Source: an optimization exercise on an open RTL-to-GDS flow (aim: small area). Production flows keep margins and buffers that such runs may drop.
Function was checked by simulation only, so behaviour that the tests miss may differ from the original.
Power figures rest on the tool's default switching activity, not on a simulated workload.

--- design/flow/config.mk ---
export PLATFORM = sky130hd
export DESIGN_NAME = xspi_top
export DESIGN_NICKNAME = xspi_top
export VERILOG_FILES = /design/flow/design.v
export SDC_FILE = /design/flow/constraint.sdc
export NUM_CORES = 4
export LEC_CHECK = 0
export CAP_MARGIN = 20
export CORE_MARGIN = 2
export CORE_UTILIZATION = 40
export SLEW_MARGIN = 20
--- design/flow/constraint.sdc ---
create_clock -name core_clock -period 10.0 [get_ports {clk}]
set_input_delay 2.0000 -clock core_clock [delete_from_list [all_inputs] [get_ports {clk}]]
set_output_delay 2.0000 -clock core_clock [all_outputs]
set_load 0.01 [all_outputs]
--- design/flow/design.v ---
module crc8 (
    input  wire       clk,       
    input  wire       rst,       
    input  wire       enable,    
    input  wire       clear,     
    input  wire [7:0] data_in,   
    output reg  [7:0] crc_out    
);
    parameter POLY = 8'h07;  
    wire [7:0] crc_in = crc_out ^ data_in;
    wire [7:0] stage0 = (crc_in[7]) ? (crc_in << 1) ^ POLY : (crc_in << 1);
    wire [7:0] stage1 = (stage0[7]) ? (stage0 << 1) ^ POLY : (stage0 << 1);
    wire [7:0] stage2 = (stage1[7]) ? (stage1 << 1) ^ POLY : (stage1 << 1);
    wire [7:0] stage3 = (stage2[7]) ? (stage2 << 1) ^ POLY : (stage2 << 1);
    wire [7:0] stage4 = (stage3[7]) ? (stage3 << 1) ^ POLY : (stage3 << 1);
    wire [7:0] stage5 = (stage4[7]) ? (stage4 << 1) ^ POLY : (stage4 << 1);
    wire [7:0] stage6 = (stage5[7]) ? (stage5 << 1) ^ POLY : (stage5 << 1);
    wire [7:0] crc_next = (stage6[7]) ? (stage6 << 1) ^ POLY : (stage6 << 1);
    always @(posedge clk or posedge rst) begin
        if (rst)
            crc_out <= 8'h00;
        else if (clear)
            crc_out <= 8'h00;
        else if (enable)
            crc_out <= crc_next;
    end
endmodule 
module crc8_slave (
    input  wire       clk,       
    input  wire       rst,       
    input  wire       enable,    
    input  wire       clear,     
    input  wire [7:0] data_in,   
    output reg  [7:0] crc_out    
);
    parameter POLY = 8'h07;  
    wire [7:0] crc_in = crc_out ^ data_in;
    wire [7:0] stage0 = (crc_in[7]) ? (crc_in << 1) ^ POLY : (crc_in << 1);
    wire [7:0] stage1 = (stage0[7]) ? (stage0 << 1) ^ POLY : (stage0 << 1);
    wire [7:0] stage2 = (stage1[7]) ? (stage1 << 1) ^ POLY : (stage1 << 1);
    wire [7:0] stage3 = (stage2[7]) ? (stage2 << 1) ^ POLY : (stage2 << 1);
    wire [7:0] stage4 = (stage3[7]) ? (stage3 << 1) ^ POLY : (stage3 << 1);
    wire [7:0] stage5 = (stage4[7]) ? (stage4 << 1) ^ POLY : (stage4 << 1);
    wire [7:0] stage6 = (stage5[7]) ? (stage5 << 1) ^ POLY : (stage5 << 1);
    wire [7:0] crc_next = (stage6[7]) ? (stage6 << 1) ^ POLY : (stage6 << 1);
  always @(negedge clk or posedge rst) begin
        if (rst)
            crc_out <= 8'h00;
        else if (clear)
            crc_out <= 8'h00;
        else if (enable)
            crc_out <= crc_next;
    end
endmodule 
module xspi_sopi_controller (
    input  wire        clk,       
    input  wire        rst_n,     
    output reg         cs_n,      
    output reg         sck,       
    output reg [7:0]   io_out,    
    input  wire [7:0]  io_in,     
    output reg         io_oe,     
    input  wire        start,     
  input  wire [7:0]  command_in,   
  input  wire [47:0] address_in,   
  input  wire [63:0] wr_data_in,   
    output reg [63:0]  rd_data,   
    output reg         done,      
    output reg         crc_ca_match,
    output reg         crc_data_match,
    output reg         crc_ca_error,
    output reg         crc_data_error,
    input wire         crc_ca_error_slave,
    input wire         crc_data_error_slave
);
    reg [2:0] wait_cycles;
    reg [7:0] command;
    reg [47:0] address;
    reg [63:0] wr_data;
    reg [3:0] retransmit_cnt;   
    reg [3:0] state;          
    reg [3:0] next_state;     
    localparam Latency         = 3'd6;
    localparam STATE_IDLE      = 4'd0;  
    localparam STATE_CMD       = 4'd1;  
    localparam STATE_ADDR      = 4'd2;  
    localparam STATE_SEND_CRC_CA = 4'd3;  
    localparam STATE_WR_DATA   = 4'd4;  
    localparam STATE_SEND_CRC_DATA = 4'd5;  
    localparam STATE_RD_DATA   = 4'd6;  
    localparam STATE_RECV_CRC_DATA = 4'd7;  
    localparam STATE_RECV_CRC_CA = 4'd8;  
    localparam STATE_FINISH    = 4'd9;  
    reg [3:0] byte_cnt;       
    reg [63:0] rdata_buf;     
    reg crc_ca_clear, crc_ca_enable;
    wire [7:0] crc_ca_out;
    reg [7:0] crc_ca_recv;
    reg crc_data_clear, crc_data_enable;
    wire [7:0] crc_data_out;
    reg [7:0] crc_data_recv;
    reg [7:0] data_for_crc;
    crc8 crc_ca_inst (
        .clk(clk),
        .rst(!rst_n),
        .enable(crc_ca_enable),
        .clear(crc_ca_clear),
        .data_in(data_for_crc),
        .crc_out(crc_ca_out)
    );
    crc8 crc_data_inst (
        .clk(clk),
        .rst(!rst_n),
        .enable(crc_data_enable),
        .clear(crc_data_clear),
        .data_in(data_for_crc),
        .crc_out(crc_data_out)
    );
    always @(posedge clk or negedge rst_n) begin
        if (!rst_n)
            state <= STATE_IDLE;
        else
            state <= next_state;
    end
    always @(*) begin
        next_state = state;
        case (state)
            STATE_IDLE:
                if (start)
                    next_state = STATE_CMD;
            STATE_CMD:
                next_state = STATE_ADDR;
            STATE_ADDR:
                if (byte_cnt == 6)
                    next_state = STATE_SEND_CRC_CA;
            STATE_SEND_CRC_CA:
                next_state = (command == 8'hFF) ? STATE_RECV_CRC_CA : (command == 8'hA5) ? STATE_WR_DATA : STATE_FINISH;
            STATE_RECV_CRC_CA:
                next_state = (command == 8'hFF) ? STATE_RD_DATA : STATE_FINISH;
            STATE_WR_DATA:
                if (byte_cnt == 14)
                    next_state = STATE_SEND_CRC_DATA;
            STATE_SEND_CRC_DATA:
                next_state = STATE_FINISH;
            STATE_RD_DATA:
                if (byte_cnt == 15)
                    next_state = STATE_RECV_CRC_DATA;
            STATE_RECV_CRC_DATA:
                next_state = STATE_FINISH;
            STATE_FINISH:
                if ((crc_ca_error_slave == 1'b1 || crc_data_error_slave == 1'b1 || crc_data_error == 1'b1) && retransmit_cnt < 4'd3) begin
                    next_state = STATE_CMD;   
                end else begin
                    next_state = STATE_IDLE;
                end
            default:
                next_state = STATE_IDLE;
        endcase
    end
    always @(posedge clk or negedge rst_n) begin
        if (!rst_n) begin
            cs_n     <= 1'b1;
            sck      <= 1'b0;
            io_out   <= 8'h00;
            io_oe    <= 1'b0;
            done     <= 1'b0;
            rd_data  <= 64'h0;
            rdata_buf <= 64'h0;
            byte_cnt <= 4'd0;
            wait_cycles <= 3'd0;
            crc_ca_clear <= 1'b1;
            crc_ca_enable <= 1'b0;
            crc_data_clear <= 1'b1;
            crc_data_enable <= 1'b0;
            crc_ca_match <= 1'b0;
            crc_ca_error <= 1'b0;
            crc_data_match <= 1'b0;
            crc_data_error <= 1'b0;
            retransmit_cnt <= 0;
        end else begin
            crc_ca_enable <= 1'b0;
            crc_data_enable <= 1'b0;
            case (state)
                STATE_IDLE: begin
                    done     <= 1'b0;
                    cs_n     <= 1'b1;
                    sck      <= 1'b0;
                    io_oe    <= 1'b0;
                    byte_cnt <= 4'd0;
                    wait_cycles <= 0;
                    crc_ca_clear <= 1'b1;
                    crc_data_clear <= 1'b1;
                    crc_ca_match <= 1'b0;
                    crc_ca_error <= 1'b0;
                    crc_data_match <= 1'b0;
                    crc_data_error <= 1'b0;
                    command<=command_in;
                    address<=address_in;
                    wr_data<=wr_data_in;
                end
                STATE_CMD: begin
                    cs_n     <= 1'b0;
                    io_oe    <= 1'b1;
                    io_out   <= command;
                    byte_cnt <= 1;
                    crc_ca_clear <= 1'b0;
                    crc_ca_enable <= 1'b1;
                    data_for_crc <= command;
                end
                STATE_ADDR: begin
                    io_oe    <= 1'b1;
                    case (byte_cnt)
                        1: begin io_out <= address[47:40]; data_for_crc <= address[47:40]; end
                        2: begin io_out <= address[39:32]; data_for_crc <= address[39:32]; end
                        3: begin io_out <= address[31:24]; data_for_crc <= address[31:24]; end
                        4: begin io_out <= address[23:16]; data_for_crc <= address[23:16]; end
                        5: begin io_out <= address[15:8];  data_for_crc <= address[15:8];  end
                        6: begin io_out <= address[7:0];   data_for_crc <= address[7:0];   end
                    endcase
                  if (byte_cnt<=5)
                    crc_ca_enable <= 1'b1;
                  else crc_ca_enable <= 1'b0;
                    crc_ca_clear <= 1'b0;
                    byte_cnt <= byte_cnt + 1;
                end
                STATE_SEND_CRC_CA: begin
                    io_oe <= 1'b1;
                    io_out <= crc_ca_out;
                    crc_ca_enable <= 1'b0;
                end
                STATE_RECV_CRC_CA: begin
                    io_oe <= 1'b0;
                    crc_ca_recv <= io_in;
                    if (io_in == crc_ca_out) begin
                        crc_ca_match <= 1'b1;
                        crc_ca_error <= 1'b0;
                    end else begin
                        crc_ca_match <= 1'b0;
                        crc_ca_error <= 1'b1;
                    end
                end
                STATE_WR_DATA: begin
                    io_oe    <= 1'b1;
                    case (byte_cnt)
                        7: begin io_out <= wr_data[63:56]; data_for_crc <= wr_data[63:56]; end
                        8: begin io_out <= wr_data[55:48]; data_for_crc <= wr_data[55:48]; end
                        9: begin io_out <= wr_data[47:40]; data_for_crc <= wr_data[47:40]; end
                        10: begin io_out <= wr_data[39:32]; data_for_crc <= wr_data[39:32]; end
                        11: begin io_out <= wr_data[31:24]; data_for_crc <= wr_data[31:24]; end
                        12: begin io_out <= wr_data[23:16]; data_for_crc <= wr_data[23:16]; end
                        13: begin io_out <= wr_data[15:8];  data_for_crc <= wr_data[15:8];  end
                        14: begin io_out <= wr_data[7:0];   data_for_crc <= wr_data[7:0];   end
                    endcase
                  if (byte_cnt<=13)
                    crc_data_enable <= 1'b1;
                  else crc_data_enable <= 1'b0;
                    crc_data_clear <= 0;
                    byte_cnt <= byte_cnt + 1;
                end
                STATE_SEND_CRC_DATA: begin
                    crc_data_clear<=0;
                    io_oe <= 1'b1;
                    io_out <= crc_data_out;
                    crc_data_enable <= 1'b0;
                end
                STATE_RD_DATA: begin
                    crc_ca_match <= 1'b0;
                    io_oe <= 1'b0;
                        case (byte_cnt)
                            8: begin rdata_buf[63:56] <= io_in; data_for_crc <= io_in; end
                            9: begin rdata_buf[55:48] <= io_in; data_for_crc <= io_in; end
                            10: begin rdata_buf[47:40] <= io_in; data_for_crc <= io_in; end
                            11: begin rdata_buf[39:32] <= io_in; data_for_crc <= io_in; end
                            12: begin rdata_buf[31:24] <= io_in; data_for_crc <= io_in; end
                            13: begin rdata_buf[23:16] <= io_in; data_for_crc <= io_in; end
                            14: begin rdata_buf[15:8]  <= io_in; data_for_crc <= io_in; end
                            15: begin rdata_buf[7:0]   <= io_in; data_for_crc <= io_in; end
                        endcase
                  if (byte_cnt>=8 && byte_cnt<=14)
                        crc_data_enable <= 1'b1;
                  else crc_data_enable <= 1'b0;
                      crc_data_clear <= 0;
                  if (Latency-1 > wait_cycles) begin
                        wait_cycles <= wait_cycles +1;
                    end else begin
                        byte_cnt <= byte_cnt + 1;
                    end
                end
                STATE_RECV_CRC_DATA: begin
                    io_oe <= 1'b0;
                    crc_data_recv <= io_in;
                    if (io_in == crc_data_out) begin
                        crc_data_match <= 1'b1;
                        crc_data_error <= 1'b0;
                    end else begin
                        crc_data_match <= 1'b0;
                        crc_data_error <= 1'b1;
                    end
                end
                STATE_FINISH: begin
                    if (crc_ca_error_slave == 1'b1 || crc_data_error_slave == 1'b1 || crc_data_error == 1'b1) begin
                        cs_n    <= 1'b1;   
                        io_oe   <= 1'b0;
                        done    <= 1'b0;
                                    byte_cnt <= 4'd0;
                        wait_cycles <= 3'd0;
                        retransmit_cnt <= retransmit_cnt + 1;   
            crc_ca_clear <= 1'b1;
            crc_data_clear <= 1'b1;
            crc_ca_match <= 1'b0;
            crc_ca_error <= 1'b0;
            crc_data_match <= 1'b0;
            crc_data_error <= 1'b0;
                    end else begin
                        crc_data_match <= 1'b0;
                        cs_n    <= 1'b1;
                        io_oe   <= 1'b0;
                        done    <= 1'b1;
                        rd_data <= rdata_buf;
                    end
                end
            endcase
        end
    end
endmodule
module xspi_sopi_slave (
    input  wire        clk,       
    input  wire        rst_n,     
    input  wire        cs_n,      
    input  wire        sck,       
    output reg [7:0]   io_out,    
    input  wire [7:0]  io_in,     
    output reg         io_oe,     
    output reg         ready,      
    output reg         crc_ca_match,
    output reg         crc_data_match,
    output reg         crc_ca_error,
    output reg         crc_data_error,
    input wire         crc_ca_error_master,
    input wire         crc_data_error_master
);
    reg [3:0] state;          
    localparam STATE_IDLE         = 4'd0;  
    localparam STATE_CMD          = 4'd1;  
    localparam STATE_ADDR         = 4'd2;  
    localparam STATE_RECV_CRC_CA  = 4'd3;  
    localparam STATE_WAIT_LATENCY = 4'd4;  
    localparam STATE_WR_DATA      = 4'd5;  
    localparam STATE_RECV_CRC_DATA= 4'd6;  
    localparam STATE_RD_DATA      = 4'd7;  
    localparam STATE_SEND_CRC_DATA= 4'd8;  
    localparam STATE_DONE         = 4'd9;  
    reg [3:0] byte_cnt;
    reg [2:0] latency_cnt;
    reg [3:0] retransmit_cnt;   
    reg [7:0]  command_reg;
    reg [47:0] addr_reg;
    reg [63:0] data_reg;
    reg [63:0] mem;
    reg crc_ca_clear, crc_ca_enable;
    wire [7:0] crc_ca_out;
    reg [7:0] crc_ca_recv;
    reg crc_data_clear, crc_data_enable;
    wire [7:0] crc_data_out;
    reg [7:0] crc_data_recv;
    reg [7:0] data_for_crc;
    crc8 crc_ca_inst (
        .clk(clk),
        .rst(!rst_n),
        .enable(crc_ca_enable),
        .clear(crc_ca_clear),
        .data_in(data_for_crc),
        .crc_out(crc_ca_out)
    );
    crc8_slave crc_data_inst (
        .clk(clk),
        .rst(!rst_n),
        .enable(crc_data_enable),
        .clear(crc_data_clear),
        .data_in(data_for_crc),
        .crc_out(crc_data_out)
    );
    always @(negedge clk or negedge rst_n) begin
        if (!rst_n) begin
            state       <= STATE_IDLE;
            io_out      <= 8'h00;
            io_oe       <= 1'b0;
            byte_cnt    <= 4'd0;
            latency_cnt <= 3'd0;
            retransmit_cnt <= 4'd0;
            ready       <= 1'b0;
            command_reg <= 8'h00;
            addr_reg    <= 48'h0;
            data_reg    <= 64'h0;
            mem         <= 64'h0;
            crc_ca_clear <= 1'b1;
            crc_ca_enable <= 1'b0;
            crc_data_clear <= 1'b1;
            crc_data_enable <= 1'b0;
            crc_ca_match <= 1'b0;
            crc_ca_error <= 1'b0;
            crc_data_match <= 1'b0;
            crc_data_error <= 1'b0;
        end else begin
            crc_ca_enable <= 1'b0;
            crc_data_enable <= 1'b0;
            case (state)
                STATE_IDLE: begin
                    ready <= 0;
                    byte_cnt <= 0;
                    io_oe <= 1'b0;
                    crc_ca_clear <= 1'b1;
                    crc_data_clear <= 1'b1;
                    crc_ca_match <= 1'b0;
                    crc_ca_error <= 1'b0;
                    crc_data_match <= 1'b0;
                    crc_data_error <= 1'b0;
                        state <= STATE_CMD;
                end
                STATE_CMD: begin
                    if (!cs_n) begin
                        command_reg <= io_in;
                        byte_cnt    <= 1;
                        state       <= STATE_ADDR;
                        crc_ca_clear <= 1'b0;
                        crc_ca_enable <= 1'b1;
                        data_for_crc <= io_in;
                    end  
                end
                STATE_ADDR: begin
                    case (byte_cnt)
                        1: begin addr_reg[47:40] <= io_in; data_for_crc <= io_in; end
                        2: begin addr_reg[39:32] <= io_in; data_for_crc <= io_in; end
                        3: begin addr_reg[31:24] <= io_in; data_for_crc <= io_in; end
                        4: begin addr_reg[23:16] <= io_in; data_for_crc <= io_in; end
                        5: begin addr_reg[15:8]  <= io_in; data_for_crc <= io_in; end
                        6: begin addr_reg[7:0]   <= io_in; data_for_crc <= io_in; end
                    endcase
                  if (byte_cnt<=5)
                    crc_ca_enable <= 1'b1;
                  else crc_ca_enable <= 1'b0;
                    crc_ca_clear <= 1'b0;
                    byte_cnt <= byte_cnt + 1;
                    if (byte_cnt == 6) state <= STATE_RECV_CRC_CA;
                end
                STATE_RECV_CRC_CA: begin
                    crc_ca_recv <= io_in;
                    if (io_in == crc_ca_out) begin
                      if (retransmit_cnt < 3) begin
                        crc_ca_match <= 1'b0;
                        crc_ca_error <= 1'b1;
                      end
                      else begin
                        crc_ca_match <= 1'b1;
                        crc_ca_error <= 1'b0;
                      end
                    end else begin
                        crc_ca_match <= 1'b0;
                        crc_ca_error <= 1'b1;
                    end
                    if (command_reg == 8'hFF) begin
                        latency_cnt <= 0;
                        state <= STATE_WAIT_LATENCY;
                    end else if (command_reg == 8'hA5) begin
                        state <= STATE_WR_DATA;
                    end else begin
                        state <= STATE_DONE;
                    end
                end
                STATE_WAIT_LATENCY: begin
                  crc_ca_match<=0;
                    latency_cnt <= latency_cnt + 1;
                    if (latency_cnt == 3'd5) begin
                        data_reg <= mem;
                        byte_cnt <= 7;
                        io_oe    <= 1'b1;
                        state    <= STATE_RD_DATA;
                        crc_data_clear <= 1'b1;
                    end
                end
                STATE_WR_DATA: begin
                  crc_ca_match<=0;
                    case (byte_cnt)
                        7:  begin data_reg[63:56] <= io_in; data_for_crc <= io_in; end
                        8:  begin data_reg[55:48] <= io_in; data_for_crc <= io_in; end
                        9:  begin data_reg[47:40] <= io_in; data_for_crc <= io_in; end
                        10: begin data_reg[39:32] <= io_in; data_for_crc <= io_in; end
                        11: begin data_reg[31:24] <= io_in; data_for_crc <= io_in; end
                        12: begin data_reg[23:16] <= io_in; data_for_crc <= io_in; end
                        13: begin data_reg[15:8]  <= io_in; data_for_crc <= io_in; end
                        14: begin data_reg[7:0]   <= io_in; data_for_crc <= io_in; end
                    endcase
                   if (byte_cnt>=7 && byte_cnt<=13)
                    crc_data_enable <= 1'b1;
                  else crc_data_enable <= 1'b0;
                    crc_data_clear <= 0;
                    byte_cnt <= byte_cnt + 1;
                    if (byte_cnt == 14) state <= STATE_RECV_CRC_DATA;
                end
                STATE_RECV_CRC_DATA: begin
                    crc_data_clear<=0;
                    crc_data_recv <= io_in;
                    if (io_in == crc_data_out) begin
                        crc_data_match <= 1'b1;
                        crc_data_error <= 1'b0;
                    end else begin
                        crc_data_match <= 1'b0;
                        crc_data_error <= 1'b1;
                    end
                    mem <= data_reg;
                    state <= STATE_DONE;
                end
                STATE_RD_DATA: begin
                    case (byte_cnt)
                        7:  begin io_out <= data_reg[63:56]; data_for_crc <= data_reg[63:56]; end
                        8:  begin io_out <= data_reg[55:48]; data_for_crc <= data_reg[55:48]; end
                        9:  begin io_out <= data_reg[47:40]; data_for_crc <= data_reg[47:40]; end
                        10: begin io_out <= data_reg[39:32]; data_for_crc <= data_reg[39:32]; end
                        11: begin io_out <= data_reg[31:24]; data_for_crc <= data_reg[31:24]; end
                        12: begin io_out <= data_reg[23:16]; data_for_crc <= data_reg[23:16]; end
                        13: begin io_out <= data_reg[15:8];  data_for_crc <= data_reg[15:8];  end
                        14: begin io_out <= data_reg[7:0];   data_for_crc <= data_reg[7:0];   end
                    endcase
                  if (byte_cnt>=7 && byte_cnt<=13)
                    crc_data_enable <= 1'b1;
                  else crc_data_enable <= 1'b0;
                    crc_data_clear <= 0;
                    byte_cnt <= byte_cnt + 1;
                  if (byte_cnt == 14) state <= STATE_SEND_CRC_DATA;
                end
                STATE_SEND_CRC_DATA: begin
                    io_out <= crc_data_out;
                    io_oe <= 1'b1;
                    crc_data_enable <= 1'b0;
                    state <= STATE_DONE;
                end
                STATE_DONE: begin
                    crc_data_match <= 1'b0;
                    io_oe <= 1'b0;
                    if ((crc_ca_error_master == 1'b1 || crc_data_error_master == 1'b1 || crc_ca_error == 1'b1 || crc_data_error == 1'b1) && retransmit_cnt < 4'd3) begin
                        byte_cnt <= 4'd0;
                        latency_cnt <= 3'd0;
                        retransmit_cnt <= retransmit_cnt + 1;
                        crc_ca_clear <= 1'b1;
                        crc_data_clear <= 1'b1;
                        crc_ca_match <= 1'b0;
                        crc_ca_error <= 1'b0;
                        crc_data_match <= 1'b0;
                        crc_data_error <= 1'b0;
                        state <= STATE_CMD;
                        ready <= 1'b0;
                    end else begin
                        state <= STATE_IDLE;
                        ready <= 1'b1;
                    end
                end
                default: state <= STATE_IDLE;
            endcase
        end
    end
endmodule
module xspi_top (
    input  wire        clk,       
    input  wire        rst_n,     
    input  wire        start,     
    input  wire [7:0]  command,   
    input  wire [47:0] address,   
    input  wire [63:0] wr_data,   
    output wire [63:0] rd_data,   
    output wire        done,      
    output wire        ready,     
    output wire        crc_ca_match_slave,
    output wire        crc_ca_error_slave,
    output wire        crc_ca_match_master,
    output wire        crc_ca_error_master,
    output wire        crc_data_match_master,
    output wire        crc_data_error_master,
    output wire        crc_data_match_slave,
    output wire        crc_data_error_slave
);
    wire        cs_n;            
    wire        sck;             
    wire [7:0]  master_io_out;   
    wire [7:0]  slave_io_out;    
    wire        master_io_oe;    
    wire        slave_io_oe;     
    wire [7:0]  io_bus;          
    assign io_bus = master_io_oe ? master_io_out : 
                    slave_io_oe  ? slave_io_out  : 8'h00;
    xspi_sopi_controller master (
        .clk(clk),
        .rst_n(rst_n),
        .cs_n(cs_n),
        .sck(sck),
        .io_out(master_io_out),
        .io_in(io_bus),
        .io_oe(master_io_oe),
        .start(start),
        .command_in(command),
        .address_in(address),
        .wr_data_in(wr_data),
        .rd_data(rd_data),
        .done(done),
        .crc_ca_match(crc_ca_match_master),
        .crc_data_match(crc_data_match_master),
        .crc_ca_error(crc_ca_error_master),
        .crc_data_error(crc_data_error_master),
        .crc_ca_error_slave(crc_ca_error_slave),
        .crc_data_error_slave(crc_data_error_slave)
    );
    xspi_sopi_slave slave (
        .clk(clk),
        .rst_n(rst_n),
        .cs_n(cs_n),
        .sck(sck),
        .io_out(slave_io_out),
        .io_in(io_bus),
        .io_oe(slave_io_oe),
        .ready(ready),
        .crc_ca_match(crc_ca_match_slave),
        .crc_data_match(crc_data_match_slave),
        .crc_ca_error(crc_ca_error_slave),
        .crc_data_error(crc_data_error_slave),
        .crc_ca_error_master(crc_ca_error_master),
        .crc_data_error_master(crc_data_error_master)
    );
endmodule
--- design/flow/run.sh ---
#!/bin/bash
# synth_recipe.tcl (not shown) runs the flow's synth.tcl, then flattens the netlist and writes it again
# the make line also repeats each setting of config.mk as NAME=value (left out here)
make -C /OpenROAD-flow-scripts/flow DESIGN_CONFIG=/design/flow/config.mk WORK_HOME=/design/flow/orfs CLKGATE_MAP_FILE= SYNTH_SCRIPT=/design/flow/synth_recipe.tcl finish
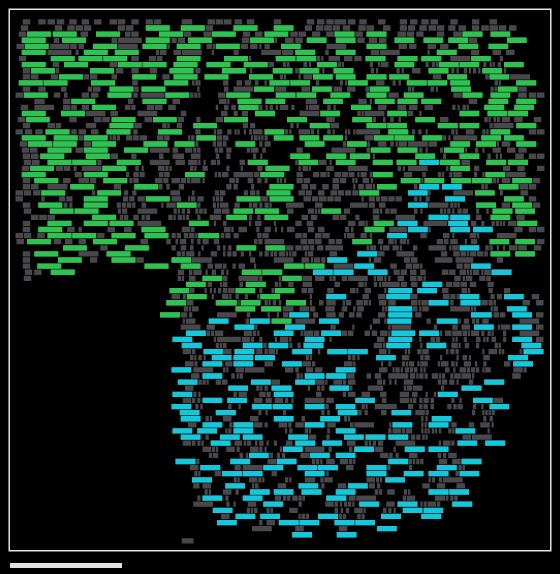
Figure 1: sequential cells coloured by instance or generate block.
Bar = 50 um.
| scope | colour | sequential cells |
|---|---|---|
| `slave` | cyan | 193 |
| `master` | green | 306 |
final std cells w/o fill: 2884
area enclosed by the die boundary: 57900 um2
end-of-flow core utilization: 0.489

==> impl_metrics.xml <==
<?xml version="1.0" encoding="UTF-8"?>
<metrics>
  <group name="synth">
    <metric name="dominantRegCellSynth" unit="">sky130_fd_sc_hd__dfrtp_1</metric>
    <metric name="cell_type_with_the_largest_total_area_after_synthesis" unit="">sky130_fd_sc_hd__dfrtp_1</metric>
    <metric name="synth-edff-count" unit="">136</metric>
    <metric name="synth_cell_types" unit="">85</metric>
    <metric name="synthArstFlopShare" unit="">0.727</metric>
    <metric name="synthesis.instances" unit="">1928</metric>
    <metric name="synth.top_cells.by_area" unit="">sky130_fd_sc_hd__dfrtp_1, sky130_fd_sc_hd__dfrtn_1, sky130_fd_sc_hd__edfxtp_1, sky130_fd_sc_hd__mux2_2, sky130_fd_sc_hd__o21ai_0</metric>
    <metric name="yosys_register_bits" unit="">499</metric>
    <metric name="post_synth_instance_area" unit="um2">22400</metric>
    <metric name="syn-num-nets" unit="">2068</metric>
    <metric name="cell_with_the_most_instances_after_synthesis" unit="">sky130_fd_sc_hd__o21ai_0</metric>
    <metric name="synth.avg_cell_area" unit="um2">11.6</metric>
    <metric name="synth_seq_area_share" unit="">0.588</metric>
    <metric name="synthTopCellsByCount" unit="">sky130_fd_sc_hd__o21ai_0, sky130_fd_sc_hd__nand2_1, sky130_fd_sc_hd__dfrtp_1, sky130_fd_sc_hd__dfrtn_1, sky130_fd_sc_hd__edfxtp_1</metric>
    <metric name="yosys.area.top_type_share" unit="">0.205</metric>
    <metric name="synth_warnings" unit="">4</metric>
  </group>
  <group name="timing">
    <metric name="hold_viol" unit="">0</metric>
    <metric name="finalHoldWorstSlack" unit="ns">0.328</metric>
    <metric name="report.final.slew_viol_count" unit="">0</metric>
    <metric name="timing.slew.headroom" unit="">0.294</metric>
    <metric name="rsz0062_at_grt" unit="">no</metric>
    <metric name="timing_worst_slew_pin_value" unit="ns">1.06</metric>
    <metric name="fin_tns_setup" unit="ns">0</metric>
    <metric name="setup_viol" unit="">0</metric>
    <metric name="fin_skew" unit="ns">0.0675</metric>
  </group>
  <group name="critical_path">
    <metric name="timing.critical_path.depth" unit="">1</metric>
    <metric name="critical_path_source_type" unit="">flop</metric>
    <metric name="reg2reg_to" unit="">slave.crc_data_error</metric>
    <metric name="r2r-start" unit="">master.io_oe</metric>
    <metric name="startpoint" unit="">slave.crc_data_error</metric>
    <metric name="cell_by_cell_trace_of_the_critical_path" unit="">clkdlybuf4s50_1</metric>
    <metric name="setup.worst_path.end" unit="">crc_data_error_slave</metric>
    <metric name="ff2ff_setup_slack" unit="ns">2.35</metric>
    <metric name="crit_required" unit="ns">8.00</metric>
    <metric name="critPathSlowestCell" unit="">sky130_fd_sc_hd__clkdlybuf4s50_1</metric>
    <metric name="combined_buffer_and_inverter_count_along_the_critical_path" unit="">1</metric>
    <metric name="critical_path_class" unit="">reg2out</metric>
    <metric name="max_stage_delay" unit="ns">0.55</metric>
    <metric name="endpoint_kind" unit="">output port</metric>
    <metric name="critical_path_arrival" unit="ns">6.57</metric>
    <metric name="worst-path-max-fanout" unit="">4</metric>
    <metric name="rr_worst_depth" unit="">7</metric>
    <metric name="timing.critical_path.max_delay_family" unit="">buffers and inverters</metric>
  </group>
  <group name="placed_design">
    <metric name="place_worst_setup_slack" unit="ns">1.73</metric>
    <metric name="dp_hpwl" unit="um">39200</metric>
    <metric name="placed_area" unit="um2">25000</metric>
    <metric name="place.port_buffers" unit="">196</metric>
    <metric name="globalplace.congestion" unit="">0.863</metric>
    <metric name="dp.cells" unit="">2775</metric>
  </group>
  <group name="clock_network">
    <metric name="cts_made_buffers" unit="">53</metric>
    <metric name="cts_setup_buffers" unit="">0</metric>
    <metric name="clkTransAtPathRegs" unit="ns">0.04</metric>
    <metric name="clock_tree.buffer_depth" unit="">3</metric>
    <metric name="worstSkewPairLatency" unit="ns">0.63</metric>
    <metric name="tritoncts" unit="">done</metric>
    <metric name="htree_levels" unit="">2</metric>
    <metric name="cts_resized" unit="">0</metric>
    <metric name="tritoncts_num_sinks" unit="">499</metric>
    <metric name="number_of_hold_repair_buffers_added_at_the_cts_stage" unit="">0</metric>
    <metric name="clock_tree.root_cell" unit="">sky130_fd_sc_hd__clkbuf_16</metric>
  </group>
  <group name="power_and_ir_drop">
    <metric name="static-leakage-power" unit="nW">11.2</metric>
    <metric name="power-per-cell-area" unit="nW/um2">255</metric>
    <metric name="total_power" unit="mW">6.87</metric>
    <metric name="worst_ir_drop_vdd" unit="mV">0.170</metric>
  </group>
  <group name="global_routing">
    <metric name="fraction_of_met3_tracks_used_by_global_routing" unit="">0.0376</metric>
    <metric name="grt.met2_usage" unit="">0.311</metric>
    <metric name="gr-usage-all-layers" unit="">0.202</metric>
    <metric name="via_count_of_the_first_global_routing_pass" unit="">15200</metric>
    <metric name="met1_usage" unit="">0.295</metric>
    <metric name="globalRouteOverflowTotal" unit="">0</metric>
    <metric name="grt_first_pass_wirelength" unit="um">90200</metric>
    <metric name="pin_count_of_the_biggest_net_entering_global_routing" unit="">155</metric>
    <metric name="grt_most_used_layer" unit="">met2</metric>
    <metric name="antenna_found_initial" unit="">6</metric>
  </group>
  <group name="status">
    <metric name="outcome" unit="">finished clean</metric>
  </group>
  <group name="floorplanning">
    <metric name="die_y" unit="um">241</metric>
    <metric name="standard_cell_core_area" unit="um2">55200</metric>
    <metric name="initial_core_util" unit="">0.406</metric>
    <metric name="row_count" unit="">86</metric>
    <metric name="boundaryPins" unit="">197</metric>
    <metric name="chipWidth" unit="um">241</metric>
  </group>
  <group name="drt">
    <metric name="drt_pass1_iterations" unit="">6</metric>
    <metric name="detail_route.wirelength" unit="um">58600</metric>
    <metric name="dr.first_iter.drc_count" unit="">1364</metric>
    <metric name="detail_route.drc_violations" unit="">0</metric>
    <metric name="drt.antenna.violating_nets" unit="">0</metric>
    <metric name="detailroute.via_count" unit="">15600</metric>
    <metric name="drt-wirelength-per-cell" unit="um">20.3</metric>
    <metric name="route.detailed.vias_per_inst" unit="">5.40</metric>
  </group>
  <group name="run">
    <metric name="max_cap_viol_count" unit="">0</metric>
  </group>
  <group name="worst_hold_path">
    <metric name="whs_endpoint" unit="">slave.retransmit_cnt[3]</metric>
    <metric name="whs_path_depth" unit="">0</metric>
    <metric name="hold_path_class" unit="">reg2reg</metric>
    <metric name="timing.hold.worst.start" unit="">slave.retransmit_cnt[3]</metric>
  </group>
  <group name="layout">
    <metric name="post_route_cells_drive_above_1_share" unit="">0.138</metric>
    <metric name="final_net_count" unit="">2231</metric>
    <metric name="most_frequent_standard_cell_in_the_layout_excluding_fill_and_tap_cells" unit="">sky130_fd_sc_hd__o21ai_0</metric>
    <metric name="mostFrequentLayoutCells" unit="">sky130_fd_sc_hd__o21ai_0, sky130_fd_sc_hd__nand2_1, sky130_fd_sc_hd__clkdlybuf4s50_1</metric>
  </group>
</metrics>
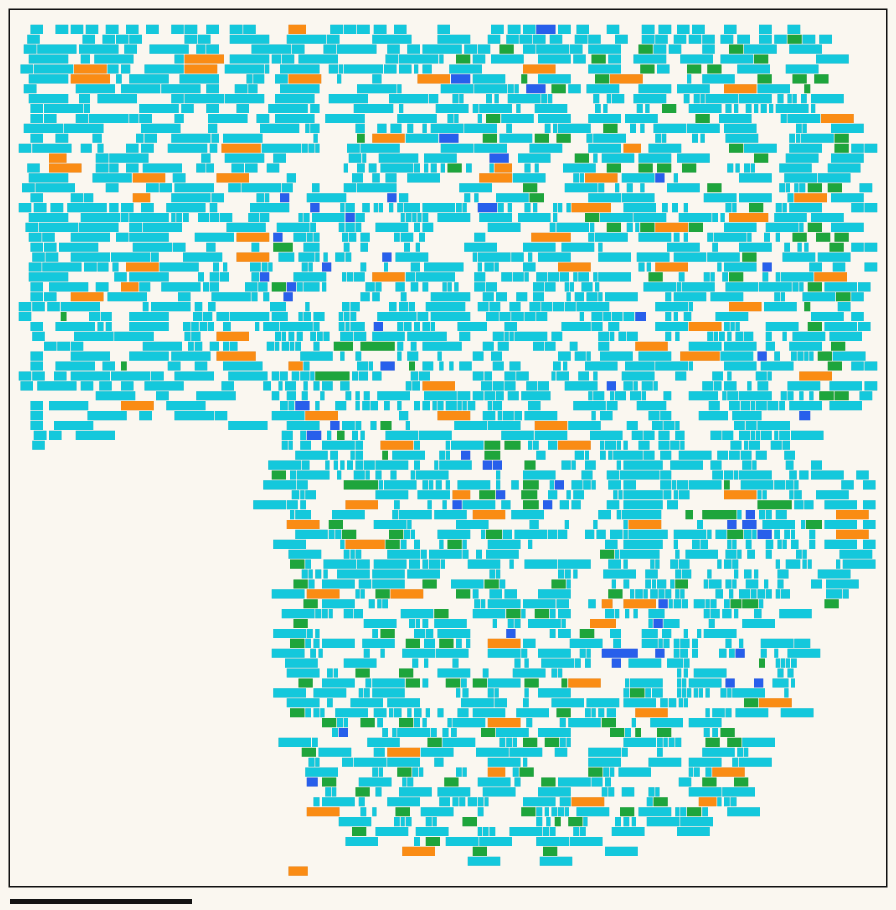
Figure 2: cells by drive strength.
Bar = 50 um.
| size | colour | cells | share |
|---|---|---|---|
| x6 and larger | orange | 78 | 3.7% |
| x2 | green | 167 | 7.8% |
| x3 and x4 | blue | 49 | 2.3% |
| x1 and smaller | cyan | 1841 | 86% |
Non-Clock Buffer Count: 228
design area: 27000 um2
final setup slack of the worst path: 1.43 ns
layout overhead on the synthesized area: 20.5%

cell type report:
type	instances	area, um2
timing repair buffer	228	2220
multi-input combinational	1282	8610
fill	4880	28200
inverter	17	63.8
tap	748	936
antenna	1	2.50
sequential	499	13200
clock inverter	39	437
clock buffer	70	1540
power breakdown:
part / switching [mW] / internal [mW] / leakage, nW
logic: 1.20 / 0.800 / 3.98
registers: 0.301 / 2.42 / 6.24
clock network: 0.851 / 1.31 / 1.00
cells by family (layout without fill, tap and decap cells):
family | Yosys count | in the layout | share of synthesized area
and+or+nand+nor | 465 | 465 | 0.0926
xor gates and xnor gates | 131 | 131 | 0.0568
AOI/OAI and AO/OA | 511 | 511 | 0.145
adders and majority gates | 17 | 17 | 0.00950
other | 0 | 1 | 0
buffers and inverters | 147 | 354 | 0.0282
muxes | 158 | 158 | 0.0791
DFF | 499 | 499 | 0.588
layer usage:
metal | vias up | wire [um]
met2 | 432 | 27100
met5 | - | 36
met1 | 7767 | 27000
met4 | 6 | 1050
met3 | 81 | 3420
li1 | 7278 | -
